Background: an optimization exercise with open tools, aiming at small area, a short achievable clock period and few clock cycles per item. Do not read the settings as production practice. In this exercise RTL edits were held to simulation tests only and were not proved equivalent to the original. Some runs may be left out. An edit can pass the tests and still lose a function that they never use.

Run 1, routed metal per tile:
The die is cut into 38 by 38 equal tiles; white is low, dark blue is high, scaled to the fullest tile. Values are wire area over tile area, all layers added.
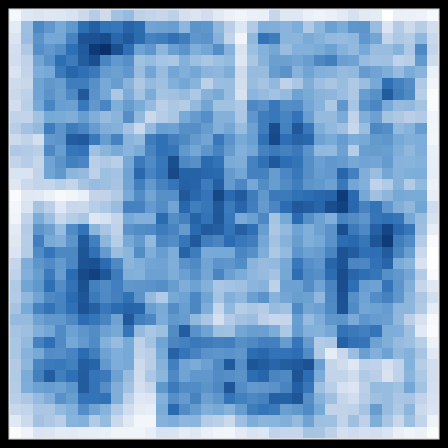
Run 1, signal wires on met4:
Supply wires on this layer in gray.
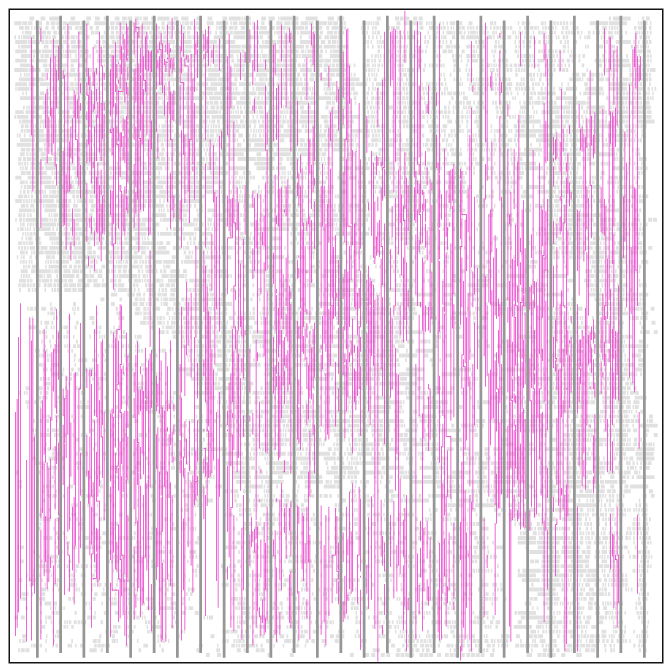
Run 1, power grid:
Pins as bars on the die edge.
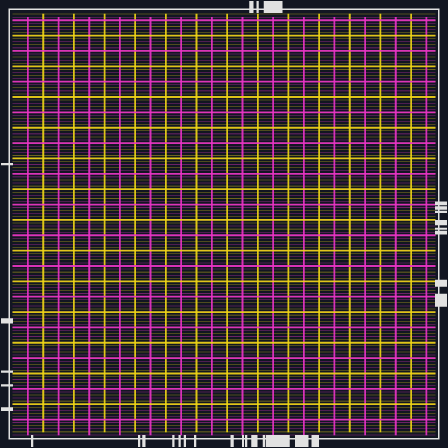
## flow/design.v in outline (module list and top-level ports)
// module fadd_s1: 65 lines
// module fadd_s2: 29 lines
// module fmul: 28 lines
// module mul27x25: 1080 lines
// module tab_div: 3 lines
// module tab_sqrt_lo: 3 lines
// module tab_sqrt_hi: 3 lines
// module fsgnj: 17 lines
// module fcvtws: 11 lines
// module norm32: 16 lines
// module feq: 20 lines
// module fle: 24 lines
// module inc_pfx: 37 lines
// module fpu_top: 233 lines
module fpu_top
  (input wire         clk,
   input wire         rstn,
   input wire         start,
   input wire [3:0]   op,
   input wire [31:0]  a,
   input wire [31:0]  b,
   output wire        ready,
   output wire        done,
   output wire [31:0] result);
  // ...
==> flow/flow/run.sh <==
#!/bin/bash
export SETUP_SLACK_MARGIN=10.5
export BUFFER_PORTS_ARGS="-buffer_cell sky130_fd_sc_hd__buf_4"
bash standard.sh > standard.log 2>&1
==> flow/standard.sh <==
#!/bin/bash
# synth_recipe.tcl (not shown) runs the flow's synth.tcl, then flattens the netlist and writes it again
# the make line also repeats each setting of config.mk as NAME=value (left out here)
make -C /OpenROAD-flow-scripts/flow DESIGN_CONFIG=/design/flow/config.mk WORK_HOME=/design/flow/orfs CLKGATE_MAP_FILE= SYNTH_SCRIPT=/design/flow/synth_recipe.tcl "${@:-finish}"
==> flow/config.mk <==
export PLATFORM = sky130hd
export DESIGN_NAME = fpu_top
export DESIGN_NICKNAME = fpu_top
export VERILOG_FILES = /design/flow/design.v
export SDC_FILE = /design/flow/constraint.sdc
export NUM_CORES = 8
export LEC_CHECK = 0
export ABC_AREA = 1
export CAP_MARGIN = 40
export CORE_MARGIN = 2
export CORE_UTILIZATION = 45
export SLEW_MARGIN = 40
export TNS_END_PERCENT = 10
==> flow/constraint.sdc <==
create_clock -name core_clock -period 17.5 [get_ports {clk}]
set_input_delay 3.5000 -clock core_clock [delete_from_list [all_inputs] [get_ports {clk}]]
set_output_delay 3.5000 -clock core_clock [all_outputs]
set_load 0.01 [all_outputs]
==> results.toml, run 1 <==
[outcome]
status = "timing/DRC/antenna clean"

[timing]
slew_violations = 0
fmax_mhz = 119
worst_slack_ps = 9090
period_share = 0.480
timing.slew.headroom = 0.318
finalSetupViolCount = 0
hold_viol_final = 0
layout_min_cycle_time_ps = 8410
fin_worst_skew_ps = 50.4
grt_setup_unrepaired = "true"
tns_ps = 0

[critical_path]
critPathLaunchType = "register"
crit_path_frequent_cell = "nand2_1"
cp_slowest_cell = "edfxtp_1"
worstSetupPathDepth = 50
crit_buf_inv = 8
cp-end-kind = "register"
r2r_slack_ps = 9090
cp_max_fo = 6
cp_top_family = "compound AO/OA/AOI/OAI gates"

[worst_hold_path]
min_path_cells = 2
hold_path.class = "reg2reg"

[cells_and_area]
area.growth.synth_to_final_pct = 16.3
fin_nets = 11000
fillCellCount = 14000
drive_gt1_frac = 0.139

[grt]
grt.overflow.total = 0
grt_max_degree = 95
grt_pass1_vias = 77400
grt_pass1_wl_um = 549000
antenna_found_initial = 21
grtUsageTotal = 0.522

[route]
drc = 0
vias_per_cell = 6.92
final_antenna_net_count = 0
dr.pass1.iters = 12
drt_iter0_markers = 15200
drt-wirelength-per-cell_um = 32.3

[floorplan]
die_h_um = 379
dieArea_sq_um = 144000
die_w_um = 379
io_pins = 105
rows = 137
coreArea_sq_um = 140000

[clock_tree]
clock_latency_ps = 690
ctsRootBufferMaster = "clkbuf_16"
cts_tree = "built"
clock_path_buffers = 3
hold_buffers = 0
cts_buffers = 30

[place]
globalplace.congestion = 1.16
hpwl_um = 285000
numPortBuffers = 104

[synth]
ys_types = 86
yosysSeqAreaShare = 0.0998
async_flop_share = 0
ys.flop_type = "edfxtp_1"
synth_area_sq_um = 63300
synth.avg_cell_area_sq_um = 6.23
yosys_register_bits = 216
synthCells = 10200
synth-edff-count = 199
syn_nets = 10900

[run]
cap_viol_max_count = 0
Testbench counts for the RTL of run 1, summed over its fixed seeds: cycles 58,171, ops 24,000.
Notes on 'routed metal per tile' above:
nearly empty tiles: 0.20%
tiles over half the peak: 52%
densest ninth of the die: center
fullest tile: 1.0

Notes on 'signal wires on met4' above:
wire length on this layer: 44.2 mm
main direction: vertical
nets with wire on the layer: 812
longest straight run: 213 um
share of all routed wire: 11%
WL final: 394,000 um
via count: 84,600

Notes on 'power grid' above:
[VDD] yellow
[VSS] magenta
rows: 137
met5 straps: 27
signal pins: 105
met1 rails: 138

## run 1: repair_timing
action / CTS / global route
resized for setup: 522 / 227
buffers inserted: 220 / 75
pin swaps: 142 / 135
gates cloned: 30 / 13
setup endpoints to repair: 127 / 130
## run 1: per-stage QoR
| step | instance area (sq um) | std cells | utilization | hold slack (ps) |
|---|---|---|---|---|
| detailed placement | 66400 | 11800 | 0.476 | 530 |
| CTS | 71900 | 12100 | 0.515 | 540 |
| floorplan | 63600 | 10200 | - | 504 |
| finish | 73600 | 12200 | 0.527 | 542 |
| global placement | 66300 | 11800 | 0.475 | 517 |
| global route | 73600 | 12200 | 0.527 | 588 |
## run 1: cells in the mapped netlist (120+ instances only)
| cell | number |
|---|---|
| o22ai_1 | 411 |
| nand3_1 | 487 |
| o211ai_1 | 139 |
| nand2_1 | 1937 |
| xor2_1 | 522 |
| fa_1 | 292 |
| nor3_1 | 140 |
| clkbuf_1 | 435 |
| ha_1 | 359 |
| nand4_1 | 120 |
| inv_1 | 1295 |
| nor2_1 | 867 |
| o21ai_0 | 975 |
| edfxtp_1 | 199 |
| a21oi_1 | 676 |
## run 1: cell type report
cell class	instances	area [sq um]	share of cell area
Sequential cell	216	6320	0.0859
Clock buffer	33	762	0.0104
Multi-Input combinational cell	7969	52200	0.709
Tap cell	1876	2350	0.0319
Timing Repair inverter	9	68.8	0.000935
Timing Repair Buffer	663	6030	0.0820
Clock inverter	22	289	0.00393
Inverter	1418	5540	0.0752
Antenna cell	13	32.5	0.000442
## run 1: per-layer routing
metal | routed length (um) | GRT usage
met5 | 123 | 0.00240
met4 | 44200 | 0.440
met1 | 135000 | 0.619
met2 | 157000 | 0.748
met3 | 58300 | 0.186
## run 1: layout by cell type (no fill, tap or decap), drive strengths merged, types with 41 or more instances in the layout
cell type	instances
nand2	1973
inv	1342
o21ai	1092
nor2	891
a21oi	686
buf	649
xor2	522
nand3	498
o22ai	411
ha	359
fa	292
edfxtp	199
nor3	144
o211ai	140
nand4	123
o2111ai	99
a31oi	84
clkinv	82
xnor2	78
o221ai	76
a211oi	57
nor4	50
or2	43
o31ai	41
a221oi	41
## run 1: logic make-up after synthesis
family                     synth area share
and+or+nand+nor                       0.252
AOI/OAI and AO/OA                     0.277
buffers and inverters                 0.121
adders and majority gates             0.163
xor gates and xnor gates             0.0834
DFF                                  0.0998
muxes                               0.00316
## run 1: worst reg2reg max path: cells and delay by family, from the launching register on
kind	cells	cell delay [ps]
AOI/OAI and AO/OA	21	3320
xor gates and xnor gates	1	200
adders and majority gates	3	820
buffers and inverters	8	1210
DFF	1	490
and+or+nand+nor	17	2190
==> run 2, diff against run 1 <==
==> flow/flow/run.sh (replaced) <==
#!/bin/bash
export SETUP_SLACK_MARGIN=10
export BUFFER_PORTS_ARGS="-buffer_cell sky130_fd_sc_hd__buf_4"
bash standard.sh > standard.log 2>&1
--- a/flow/config.mk
+++ b/flow/config.mk
@@ -6,8 +6,8 @@
 export NUM_CORES = 8
 export LEC_CHECK = 0
 export ABC_AREA = 1
-export CAP_MARGIN = 40
+export CAP_MARGIN = 20
 export CORE_MARGIN = 2
 export CORE_UTILIZATION = 45
-export SLEW_MARGIN = 40
+export SLEW_MARGIN = 20
 export TNS_END_PERCENT = 10
Run 2, power grid:
Pins as bars on the die edge.
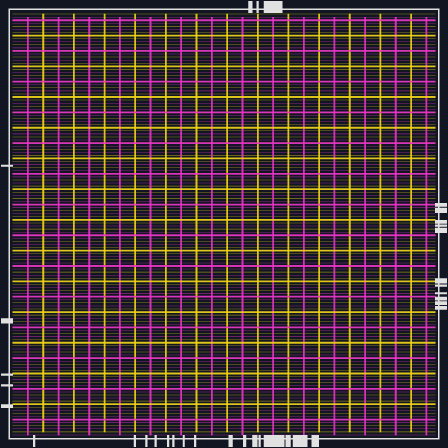
[VDD] yellow
[VSS] magenta
met4 straps: 27
met5 straps: 27
signal pins: 105
rows: 137
met1 rails: 138
Die Wd: 379 um
core box area: 140,000 sq um
die height: 379 um

Run 2, placed standard cells:
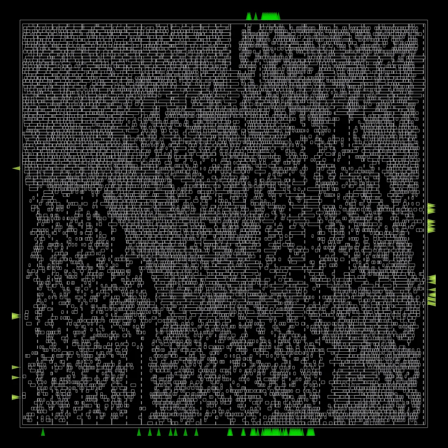
Util after Layout: 0.524
# rows: 137
Fill cells: 13,900
Non-Filler Instances: 12,300

Run 2, routed metal per tile:
The die is cut into 38 by 38 equal tiles; white is low, dark blue is high, scaled to the fullest tile. Values are wire area over tile area, all layers added.
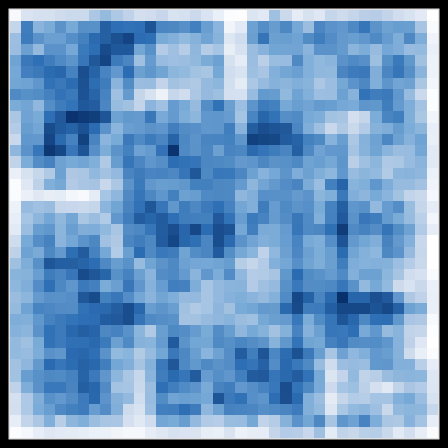
mean over tiles: 0.53
fullest tile: 1.0
tiles over half the peak: 57%
nearly empty tiles: 0.60%

Run 2, placement by cell class:
Scale bar: 100 um.
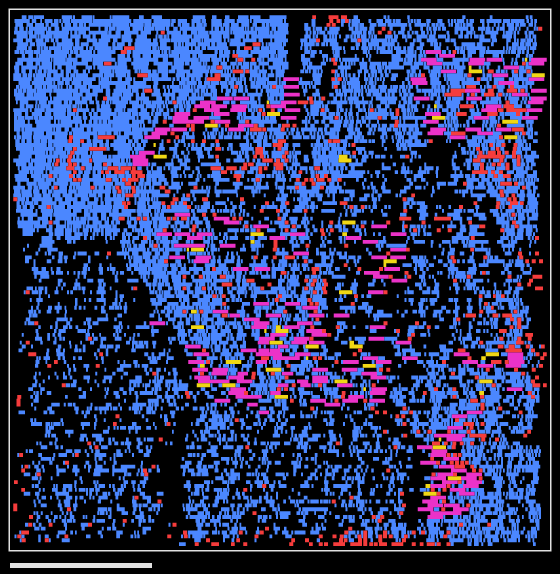
[combinational and other logic] blue | cells: 9,393 | share of their area: 81%
[clock drivers and dummy loads] yellow | cells: 52 | share of their area: 1.3%
[other buffers and delay cells] red | cells: 726 | share of their area: 8.7%
[flops] magenta | cells: 216 | share of their area: 8.9%

==> run 2 against run 1 <==
Compared with the run above: critical path depth fell by 16; sequential share of layout area barely moved; synthesized cell count did not move; design area fell by 0.57%; critical path type unchanged.
==> results.toml, run 2 <==
[outcome]
status = "timing/DRC/antenna clean"

[synth]
synthTopCellsByArea = "nand2_1, edfxtp_1, fa_1"
async_flop_share = 0
synth.avg_cell_area_sq_um = 6.23
synth_area_sq_um = 63300
synth_common_cells = "nand2_1, inv_1, o21ai_0"
yosys_register_bits = 216
yosysSeqAreaShare = 0.0998
synth-edff-count = 199
yosysTopAreaCell = "nand2_1"
yosysWarnings = 3
ys_types = 86
ys.flop_type = "edfxtp_1"
synth.top_cell.area_share = 0.115
yosysMostFrequentCell = "nand2_1"
synthCells = 10200
syn_nets = 10900

[cells_and_area]
multi_input_area_sq_um = 51800
final_common_cell = "nand2_1"
drive_gt1_frac = 0.135
fin_nets = 11100
mostFrequentLayoutCells = "nand2_1, inv_1, o21ai_0"
final_area_sq_um = 73200
area.growth.synth_to_final_pct = 15.7
ff_latch_area_sq_um = 6320

[place]
globalplace.congestion = 1.17
dp_worst_setup_slack_ps = 7080
numPortBuffers = 104
placed_area_sq_um = 66200
hpwl_um = 289000

[timing]
finalSetupViolCount = 0
holdWs_ps = 570
tightest_slew_ps = 1310
tns_ps = 0
period_share = 0.477
slew_violations = 0
timing.slew.headroom = 0.119
worst_slack_ps = 9150
fin_worst_skew_ps = 31.4
grt_setup_unrepaired = "true"
hold_viol_final = 0
layout_min_cycle_time_ps = 8350
fmax_mhz = 120

[grt]
grt_pass1_vias = 78800
antenna_found_initial = 26
grt_pass1_wl_um = 556000
grt.overflow.total = 0
grt_max_degree = 72
grtUsageTotal = 0.529

[clock_tree]
path_clk_slew_ps = 70
clock_latency_ps = 660
clock_path_buffers = 3
cts_buffers = 28
htreeDepth = 1
ctsRootBufferMaster = "clkbuf_16"
cts_sinks = 216
cts_tree = "built"

[floorplan]
dieArea_sq_um = 144000
io_pins = 105
start_util = 0.453

[critical_path]
r2r_slack_ps = 9150
cp_data_arrival_time_ps = 8810
cp_max_fo = 26
cp-end-kind = "register"
required_ps = 17960
cp_top_family = "buffers and inverters"
crit_buf_inv = 18
critPathLaunchType = "register"
worstSetupPathType = "reg2reg"
worstSetupPathDepth = 34
cp_slowest_cell = "edfxtp_1"
slowest_delay_ps = 840
ff2ff_path_depth = 34
crit_path_frequent_cell = "buf_4"

[route]
wl_um = 398000
drc = 0
dr.pass1.iters = 13
vias_per_cell = 6.93
drt-wirelength-per-cell_um = 32.4
final_antenna_net_count = 0
drt_iter0_markers = 15600
vias = 85100

[worst_hold_path]
hold_path.class = "reg2reg"
min_path_cells = 2

[run]
cap_viol_max_count = 0
## run 2: cell counts after synthesis
No cell type changed its count.
## run 2: logic make-up (layout without fill, tap and decap cells)
| kind of cell | Yosys count | in the layout | synth area share |
|---|---|---|---|
| adders and majority gates | 651 | 651 | 0.163 |
| DFF | 216 | 216 | 0.0998 |
| muxes | 20 | 20 | 0.00316 |
| xor gates and xnor gates | 600 | 600 | 0.0834 |
| buffers and inverters | 1988 | 2203 | 0.121 |
| AOI/OAI and AO/OA | 2929 | 2930 | 0.277 |
| other | 0 | 11 | 0 |
| and+or+nand+nor | 3757 | 3767 | 0.252 |
## run 2: area by class of cell
cell class / count / share of cell area
tap: 1876 / 0.0321
antenna: 11 / 0.000376
multi-input combinational: 7968 / 0.708
clock buffer: 30 / 0.00968
clock inverter: 22 / 0.00309
timing repair inverter: 7 / 0.000735
sequential: 216 / 0.0864
timing repair buffer: 726 / 0.0843
inverter: 1418 / 0.0756
## run 2: routing by layer
metal | track usage | vias to the layer above | part of all wire | wire [um]
li1 | - | 35100 | - | -
met1 | 0.622 | 39300 | 0.34 | 134000
met2 | 0.755 | 8047 | 0.39 | 156000
met3 | 0.192 | 2624 | 0.15 | 60700
met4 | 0.466 | 29 | 0.12 | 47200
met5 | 0 | - | 0.00062 | 245
## run 2: per-stage QoR
step	cells
after global routing	12300
after detailed placement	11800
final	12300
after CTS	12200
after floorplan	10200
after global placement	11800
## run 2: timing repair
action	CTS	global route
gates cloned	24	6
gates resized for setup	577	143
hold buffers	0	0
buffers inserted	318	46
setup endpoints to repair	124	125
pin swaps	151	70
## run 2: worst min-delay path: stages, from the launching register on
cell,delay [ps]
dfxtp_1,330
a21oi_1,130
nor3_1,70
==> run 3, diff against run 2 <==
==> flow/flow/run.sh (replaced) <==
#!/bin/bash
export SETUP_SLACK_MARGIN=10.5
export BUFFER_PORTS_ARGS="-buffer_cell sky130_fd_sc_hd__buf_4"
bash standard.sh > standard.log 2>&1
--- a/flow/config.mk
+++ b/flow/config.mk
@@ -8,6 +8,6 @@
 export ABC_AREA = 1
 export CAP_MARGIN = 20
 export CORE_MARGIN = 2
-export CORE_UTILIZATION = 45
+export CORE_UTILIZATION = 42
 export SLEW_MARGIN = 20
 export TNS_END_PERCENT = 10
Run 3, routed metal per tile:
The die is cut into 39 by 39 equal tiles; white is low, dark blue is high, scaled to the fullest tile. Values are wire area over tile area, all layers added.
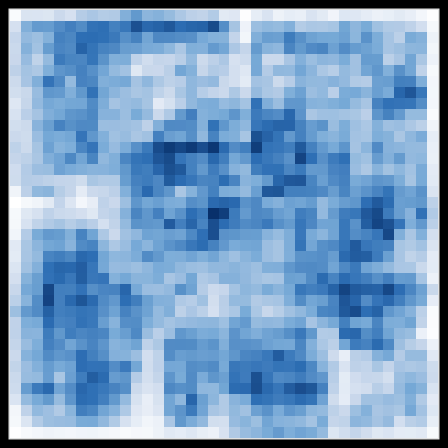
mean over tiles: 0.49
nearly empty tiles: 0.30%
tiles over half the peak: 46%
fullest tile: 1.0

Run 3, placement by cell class:
Scale bar: 100 um.
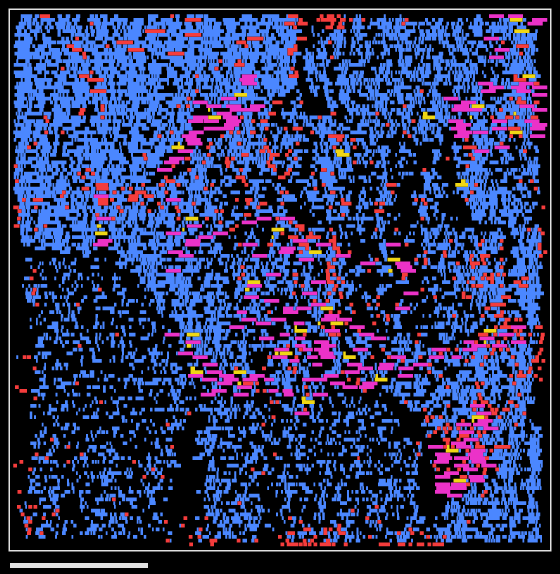
[combinational and other logic] blue | cells: 9,399 | share of their area: 81%
[other buffers and delay cells] red | cells: 697 | share of their area: 8.8%
[clock drivers and dummy loads] yellow | cells: 55 | share of their area: 1.3%
[flops] magenta | cells: 216 | share of their area: 8.9%
fin area: 73,700 sq um
# rows: 142
sequential cell area share: 0.0857

Run 3, signal wires on met4:
Supply wires on this layer in gray.
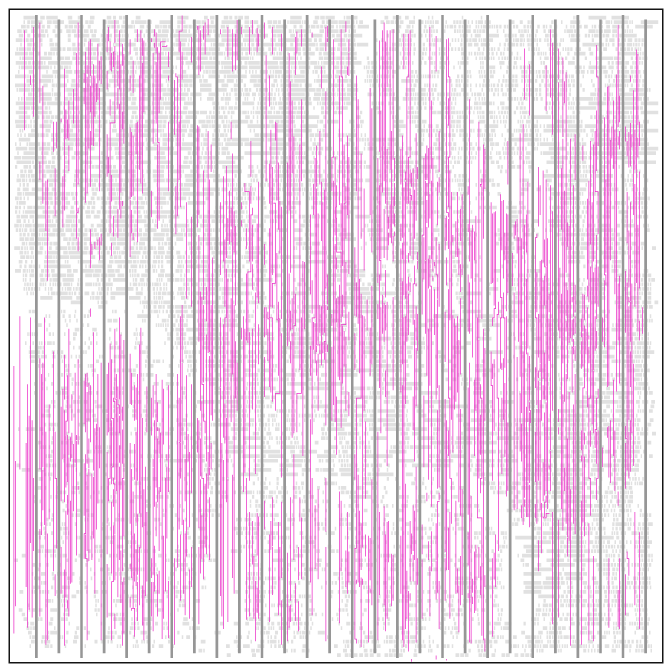
nets with wire on the layer: 731
wire length on this layer: 44.1 mm
main direction: vertical
longest straight run: 198 um
share of all routed wire: 11%
via count: 83,700
WL final: 406,000 um

Run 3, power grid:
Pins as bars on the die edge.
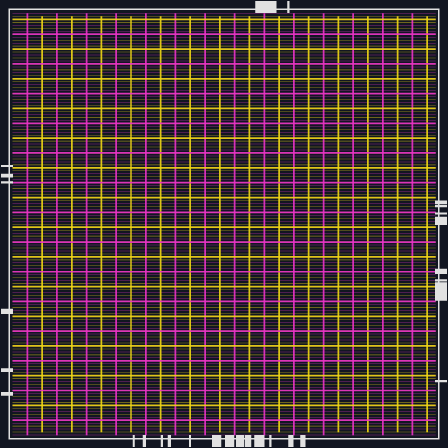
[VDD] yellow
[VSS] magenta
rows: 142
signal pins: 105

==> run 3 against run 2 <==
Compared with the run above: worst setup slack improved by 28 ps; highest routed layer unchanged; hold slack got worse by 33 ps; still clean; area after synthesis unchanged; critical path depth decreased by 7.
==> results.toml, run 3 <==
[outcome]
status = "timing/DRC/antenna clean"

[timing]
hold_viol_final = 0
period_share = 0.476
fin_worst_skew_ps = 33.0
fmax_mhz = 120
layout_min_cycle_time_ps = 8320
slew_violations = 0
holdWs_ps = 537
finalSetupViolCount = 0
timing.slew.headroom = 0.151
grt_setup_unrepaired = "true"
tightest_slew_ps = 1260
tns_ps = 0

[floorplan]
coreArea_sq_um = 150000
die_h_um = 392
io_pins = 105
dieArea_sq_um = 154000
start_util = 0.422
die_w_um = 392

[critical_path]
r2r_slack_ps = 9180
critPathLaunchType = "register"
required_ps = 17900
ff2ff_path_depth = 27
cp_max_fo = 26
cp-end-kind = "register"
cp_data_arrival_time_ps = 8720
worstSetupPathType = "reg2reg"

[synth]
yosysSeqAreaShare = 0.0998
synth_common_cells = "nand2_1, inv_1, o21ai_0"
synth_area_sq_um = 63300
synth.top_cell.area_share = 0.115
async_flop_share = 0
yosys_register_bits = 216
syn_nets = 10900
yosysWarnings = 3
synthTopCellsByArea = "nand2_1, edfxtp_1, fa_1"
ys_types = 86
synthCells = 10200
yosysTopAreaCell = "nand2_1"
synth.avg_cell_area_sq_um = 6.23
yosysMostFrequentCell = "nand2_1"
synth-edff-count = 199
ys.flop_type = "edfxtp_1"

[grt]
grt_pass1_vias = 77700
grt_max_degree = 96
grt_pass1_wl_um = 565000
grt.overflow.total = 0
grtUsageTotal = 0.504
antenna_found_initial = 24

[cells_and_area]
fin_nets = 11100
final_common_cell = "nand2_1"
mostFrequentLayoutCells = "nand2_1, inv_1, o21ai_0"
drive_gt1_frac = 0.136
final_core_util = 0.492
area.growth.synth_to_final_pct = 16.5

[place]
globalplace.congestion = 1.13
numPortBuffers = 104
placed_area_sq_um = 66600
hpwl_um = 298000

[route]
drt-wirelength-per-cell_um = 32.7
dr.pass1.iters = 8
drt_iter0_markers = 13600
vias_per_cell = 6.75
drc = 0
final_antenna_net_count = 0

[clock_tree]
hold_buffers = 0
cts_sinks = 216
clock_path_buffers = 3
cts_tree = "built"
cts_buffers = 30
htreeDepth = 1
ctsRootBufferMaster = "clkbuf_16"
clock_latency_ps = 680
path_clk_slew_ps = 60

[run]
cap_viol_max_count = 0

[worst_hold_path]
min_path_cells = 2
hold_path.class = "reg2reg"
run 3: cell type report:
class	count	area [sq um]
Antenna cell	15	37.5
Clock buffer	32	758
Clock inverter	23	183
Fill cell	15500	76100
Inverter	1418	5610
Multi-Input combinational cell	7967	51900
Sequential cell	216	6320
Tap cell	2016	2520
Timing Repair Buffer	697	6270
Timing Repair inverter	14	118
run 3: cells by family after synthesis:
| kind of cell | after synthesis | share of synthesized area |
|---|---|---|
| simple gates | 3757 | 0.252 |
| compound gates | 2929 | 0.277 |
| fa+ha+maj | 651 | 0.163 |
| buf+inv | 1988 | 0.121 |
| flops | 216 | 0.0998 |
| xor+xnor | 600 | 0.0834 |
| mux | 20 | 0.00316 |
run 3: stage by stage:
step	cells	setup slack, ps
2_1_floorplan	10200	10220
3_3_place_gp	12000	7390
3_5_place_dp	12000	7440
4_1_cts	12300	9440
5_1_grt	12400	8960
6_report	12400	9180
run 3: layer usage:
layer	part of all wire	track usage
met1	0.35	0.601
met2	0.40	0.727
met3	0.14	0.175
met4	0.11	0.415
met5	0.00053	0.00383
run 3: worst max-delay path: stages, from the launching register on:
cell      delay (ps)
edfxtp_1         720
clkinv_2         420
nor3_4           290
nor3b_2          350
xor2_1           580
o211ai_1         190
clkinv_1          80
buf_4            410
o22ai_1          180
xor2_1           200
fa_1             560
fa_1             520
inv_1             60
fa_1             540
inv_1             60
fa_1             500
fa_1             430
ha_1             390
nand2_1          120
nor2_1           220
inv_1             80
nor3_1           250
inv_1            100
nor4_2           240
nand3_1          170
nand2_2          140
a211oi_1         100
xnor2_1          140
run 3: what timing repair did:
item,in CTS,in global routing
endpoints found under the setup margin,136,144
resized for setup,509,249
hold endpoints to repair,0,0
pin swaps,96,117
gates cloned,29,14
buffers inserted,220,105
==> run 4, diff against run 3 <==
--- a/flow/config.mk
+++ b/flow/config.mk
@@ -8,6 +8,7 @@
 export ABC_AREA = 1
 export CAP_MARGIN = 20
 export CORE_MARGIN = 2
-export CORE_UTILIZATION = 42
+export CORE_UTILIZATION = 45
+export PLACE_DENSITY = 0.7
 export SLEW_MARGIN = 20
 export TNS_END_PERCENT = 10
Run 4, signal wires on met4:
Supply wires on this layer in gray.
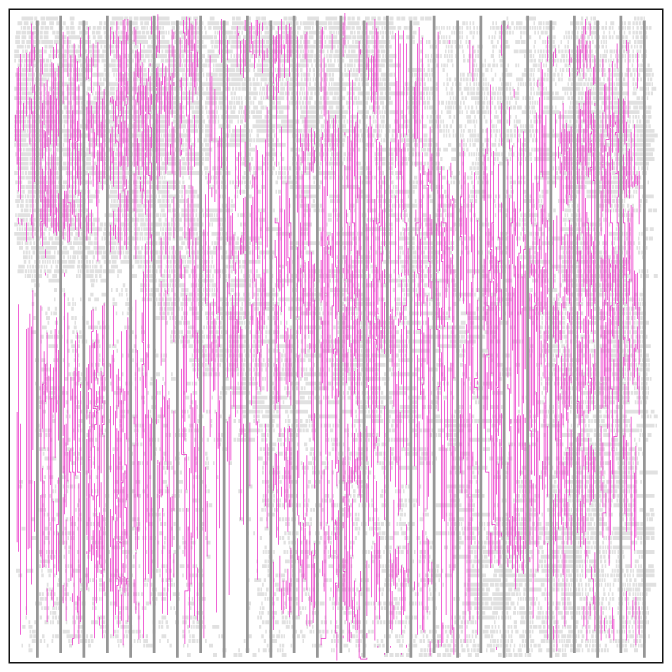
nets with wire on the layer: 983
share of all routed wire: 12%
via count: 86,400
WL final: 414,000 um

Run 4, power grid:
Pins as bars on the die edge.
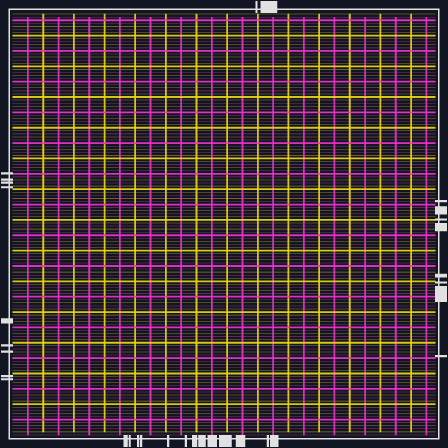
[VDD] yellow
[VSS] magenta
rows: 137
met4 straps: 27
met1 rails: 138
met5 straps: 27

Run 4, placed standard cells:
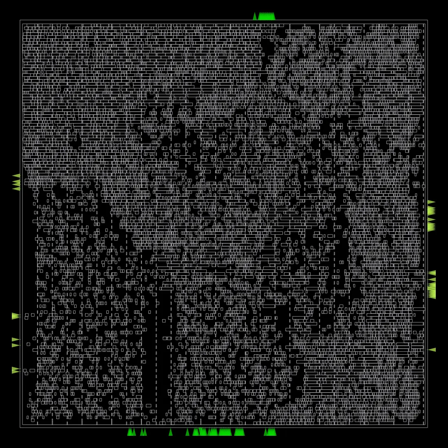
num tapcells: 1,876
# rows: 137
sequential cell area share: 0.0861
Util after Layout: 0.526
Seq cells: 216

Run 4, placement by cell class:
Scale bar: 100 um.
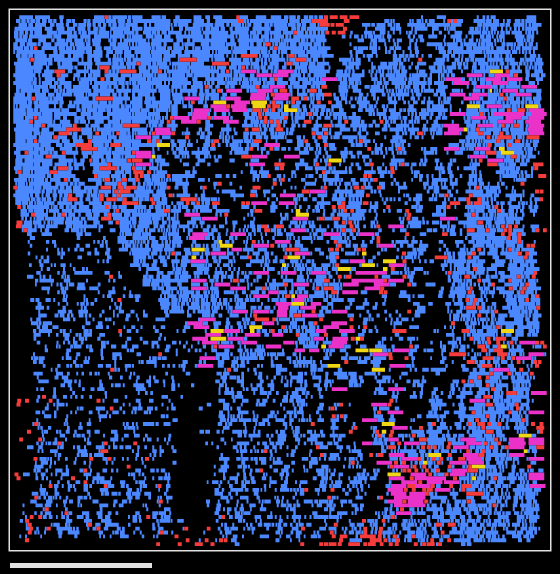
[combinational and other logic] blue | cells: 9,394 | share of their area: 81%
[clock drivers and dummy loads] yellow | cells: 51 | share of their area: 1.3%
[flops] magenta | cells: 216 | share of their area: 8.9%
[other buffers and delay cells] red | cells: 673 | share of their area: 8.6%
fin area: 73,400 sq um

==> run 4 against run 3 <==
Compared with the run above: the layout now fails its checks (capacitance limit, slew limit); register-to-register slack hardly changed; wire length is 1.9% higher; global-route usage is 4.8 points higher; maximum frequency is 0.18% higher; area after synthesis stayed put; utilization is 3.4 points higher; sequential cell count stayed put; critical path type unchanged.
==> results.toml, run 4 <==
[outcome]
status = "complete, but fails checks"
failed_checks = "capacitance limit, slew limit"

[cells_and_area]
final_cells = 12200
ff_latch_area_sq_um = 6320
area.growth.synth_to_final_pct = 16.1
mostFrequentLayoutCells = "nand2_1, inv_1, o21ai_0"
fillCellCount = 13800
multi_input_area_sq_um = 51900
final_common_cell = "nand2_1"
fin_nets = 11000
drive_gt1_frac = 0.134

[clock_tree]
htreeDepth = 1
cts_sinks = 216
path_clk_slew_ps = 70
clock_path_buffers = 3
clock_latency_ps = 660
ctsRootBufferMaster = "clkbuf_16"
cts_buffers = 28
cts_tree = "built"

[route]
dr.pass1.iters = 22
drt-wirelength-per-cell_um = 33.8
drc = 0
final_antenna_net_count = 0
vias_per_cell = 7.06
drt_iter0_markers = 16900

[timing]
hold_viol_final = 0
holdWs_ps = 574
layout_min_cycle_time_ps = 8310
slew_violations = 5
tns_ps = 0
finalSetupViolCount = 0
fin_worst_skew_ps = 35.6
period_share = 0.475
grt_setup_unrepaired = "true"
fmax_mhz = 120
tightest_slew_ps = 1660
timing.slew.headroom = -0.115

[critical_path]
worstSetupPathType = "reg2reg"
r2r_slack_ps = 9190
crit_buf_inv = 10
slowest_delay_ps = 410
critPathLaunchType = "register"
ff2ff_path_depth = 48
cp_top_family = "compound AO/OA/AOI/OAI gates"
crit_path_frequent_cell = "nand2_1"
cp_data_arrival_time_ps = 8720
cp-end-kind = "register"
cp_max_fo = 31
required_ps = 17910
cp_slowest_cell = "edfxtp_1"
worstSetupPathDepth = 48

[place]
globalplace.congestion = 1.20
hpwl_um = 298000
dp_cells = 11800
numPortBuffers = 104

[synth]
yosysTopAreaCell = "nand2_1"
synth-edff-count = 199
ys_types = 86
yosysSeqAreaShare = 0.0998
async_flop_share = 0
synthTopCellsByArea = "nand2_1, edfxtp_1, fa_1"
syn_nets = 10900
synth_common_cells = "nand2_1, inv_1, o21ai_0"
yosys_register_bits = 216
synth.avg_cell_area_sq_um = 6.23
synth.top_cell.area_share = 0.115
ys.flop_type = "edfxtp_1"
yosysMostFrequentCell = "nand2_1"
synthCells = 10200
synth_area_sq_um = 63300
yosysWarnings = 3

[grt]
grt_max_degree = 88
grtUsageTotal = 0.552
grt.overflow.total = 0
antenna_found_initial = 48
grt_pass1_wl_um = 578000
grt_pass1_vias = 80500

[floorplan]
dieArea_sq_um = 144000
start_util = 0.453
coreArea_sq_um = 140000
die_w_um = 379
die_h_um = 379
io_pins = 105

[worst_hold_path]
hold_path.class = "reg2reg"
min_path_cells = 2

[run]
cap_viol_max_count = 1
run 4: final cells by class:
class                      instances  area share
tap                             1876      0.0320
clock inverter                    22     0.00308
clock buffer                      29     0.00988
multi-input combinational       7963       0.707
inverter                        1418      0.0760
timing repair inverter            13     0.00126
timing repair buffer             673      0.0836
sequential                       216      0.0861
antenna                           33     0.00112
run 4: worst min-delay path, stage by stage, from the launching register on:
cell and delay [ps]:
dfxtp_1 330, a21oi_1 130, nor3_1 60
run 4: through the flow:
| step | setup slack [ps] | area (sq um) |
|---|---|---|
| after floorplan | 10220 | 63600 |
| final | 9190 | 73400 |
| after global placement | 7980 | 66300 |
| after detailed placement | 7700 | 66300 |
| after CTS | 9630 | 72100 |
| after global routing | 8810 | 73400 |
run 4: metal layers:
layer  global-route usage  wire length [um]  vias to the layer above  share of wire
met5              0.00137               250                        -        0.00060
met4                0.479             49500                       40           0.12
met3                0.245             66200                     2964           0.16
met2                0.779            161000                     8573           0.39
met1                0.629            137000                    39800           0.33
li1                     -                 -                    35100              -
run 4: cell families (layout without fill, tap and decap cells):
logic type	Yosys count	in the layout	synth area share
compound gates	2929	2929	0.277
xor+xnor	600	600	0.0834
fa+ha+maj	651	651	0.163
buf+inv	1988	2155	0.121
flops	216	216	0.0998
mux	20	20	0.00316
other cells	0	33	0
simple gates	3757	3763	0.252
run 4: what timing repair did:
item,CTS,global route
pin swaps,144,90
endpoints found under the setup margin,136,146
gates cloned,33,7
endpoints found under the hold margin,0,0
hold buffers,0,0
buffers inserted,251,50
resized for setup,581,187

-- what the ideal ports hide --
No port has a modelled driver above. Below, the same layouts with a new extraction and two added sets of constraints.
Step 1, drivers: a clkbuf_16 drives clk and a buf_2 each remaining input, both assumed.
Step 2, shift: input delay + t, output delay - t, t = (earliest + latest rising clock arrival at the registers) / 2. This alone moves slack from input paths to output paths.
a / b / c = ideal ports / drivers / drivers and shift; a / b = the first two.
| run | t (ns) | setup slack, ns | worst setup path after step 2 | worst register clock-pin slew, ns | cell pins on the clock port's net |
|---|---|---|---|---|---|
| run 1 | 0.743 | 9.094 / 9.078 / 8.891 | input to register | 0.08 / 0.08 | 1 |
| run 2 | 0.720 | 9.151 / 9.145 / 9.042 | input to register | 0.07 / 0.07 | 1 |
| run 3 | 0.746 | 9.179 / 9.094 / 8.613 | input to register | 0.09 / 0.09 | 1 |
| run 4 | 0.716 | 9.194 / 9.147 / 8.805 | input to register | 0.10 / 0.10 | 1 |
For run 3, which loses most, drivers alone change the setup slack by -0.085 ns; drivers and shift together by -0.566 ns.
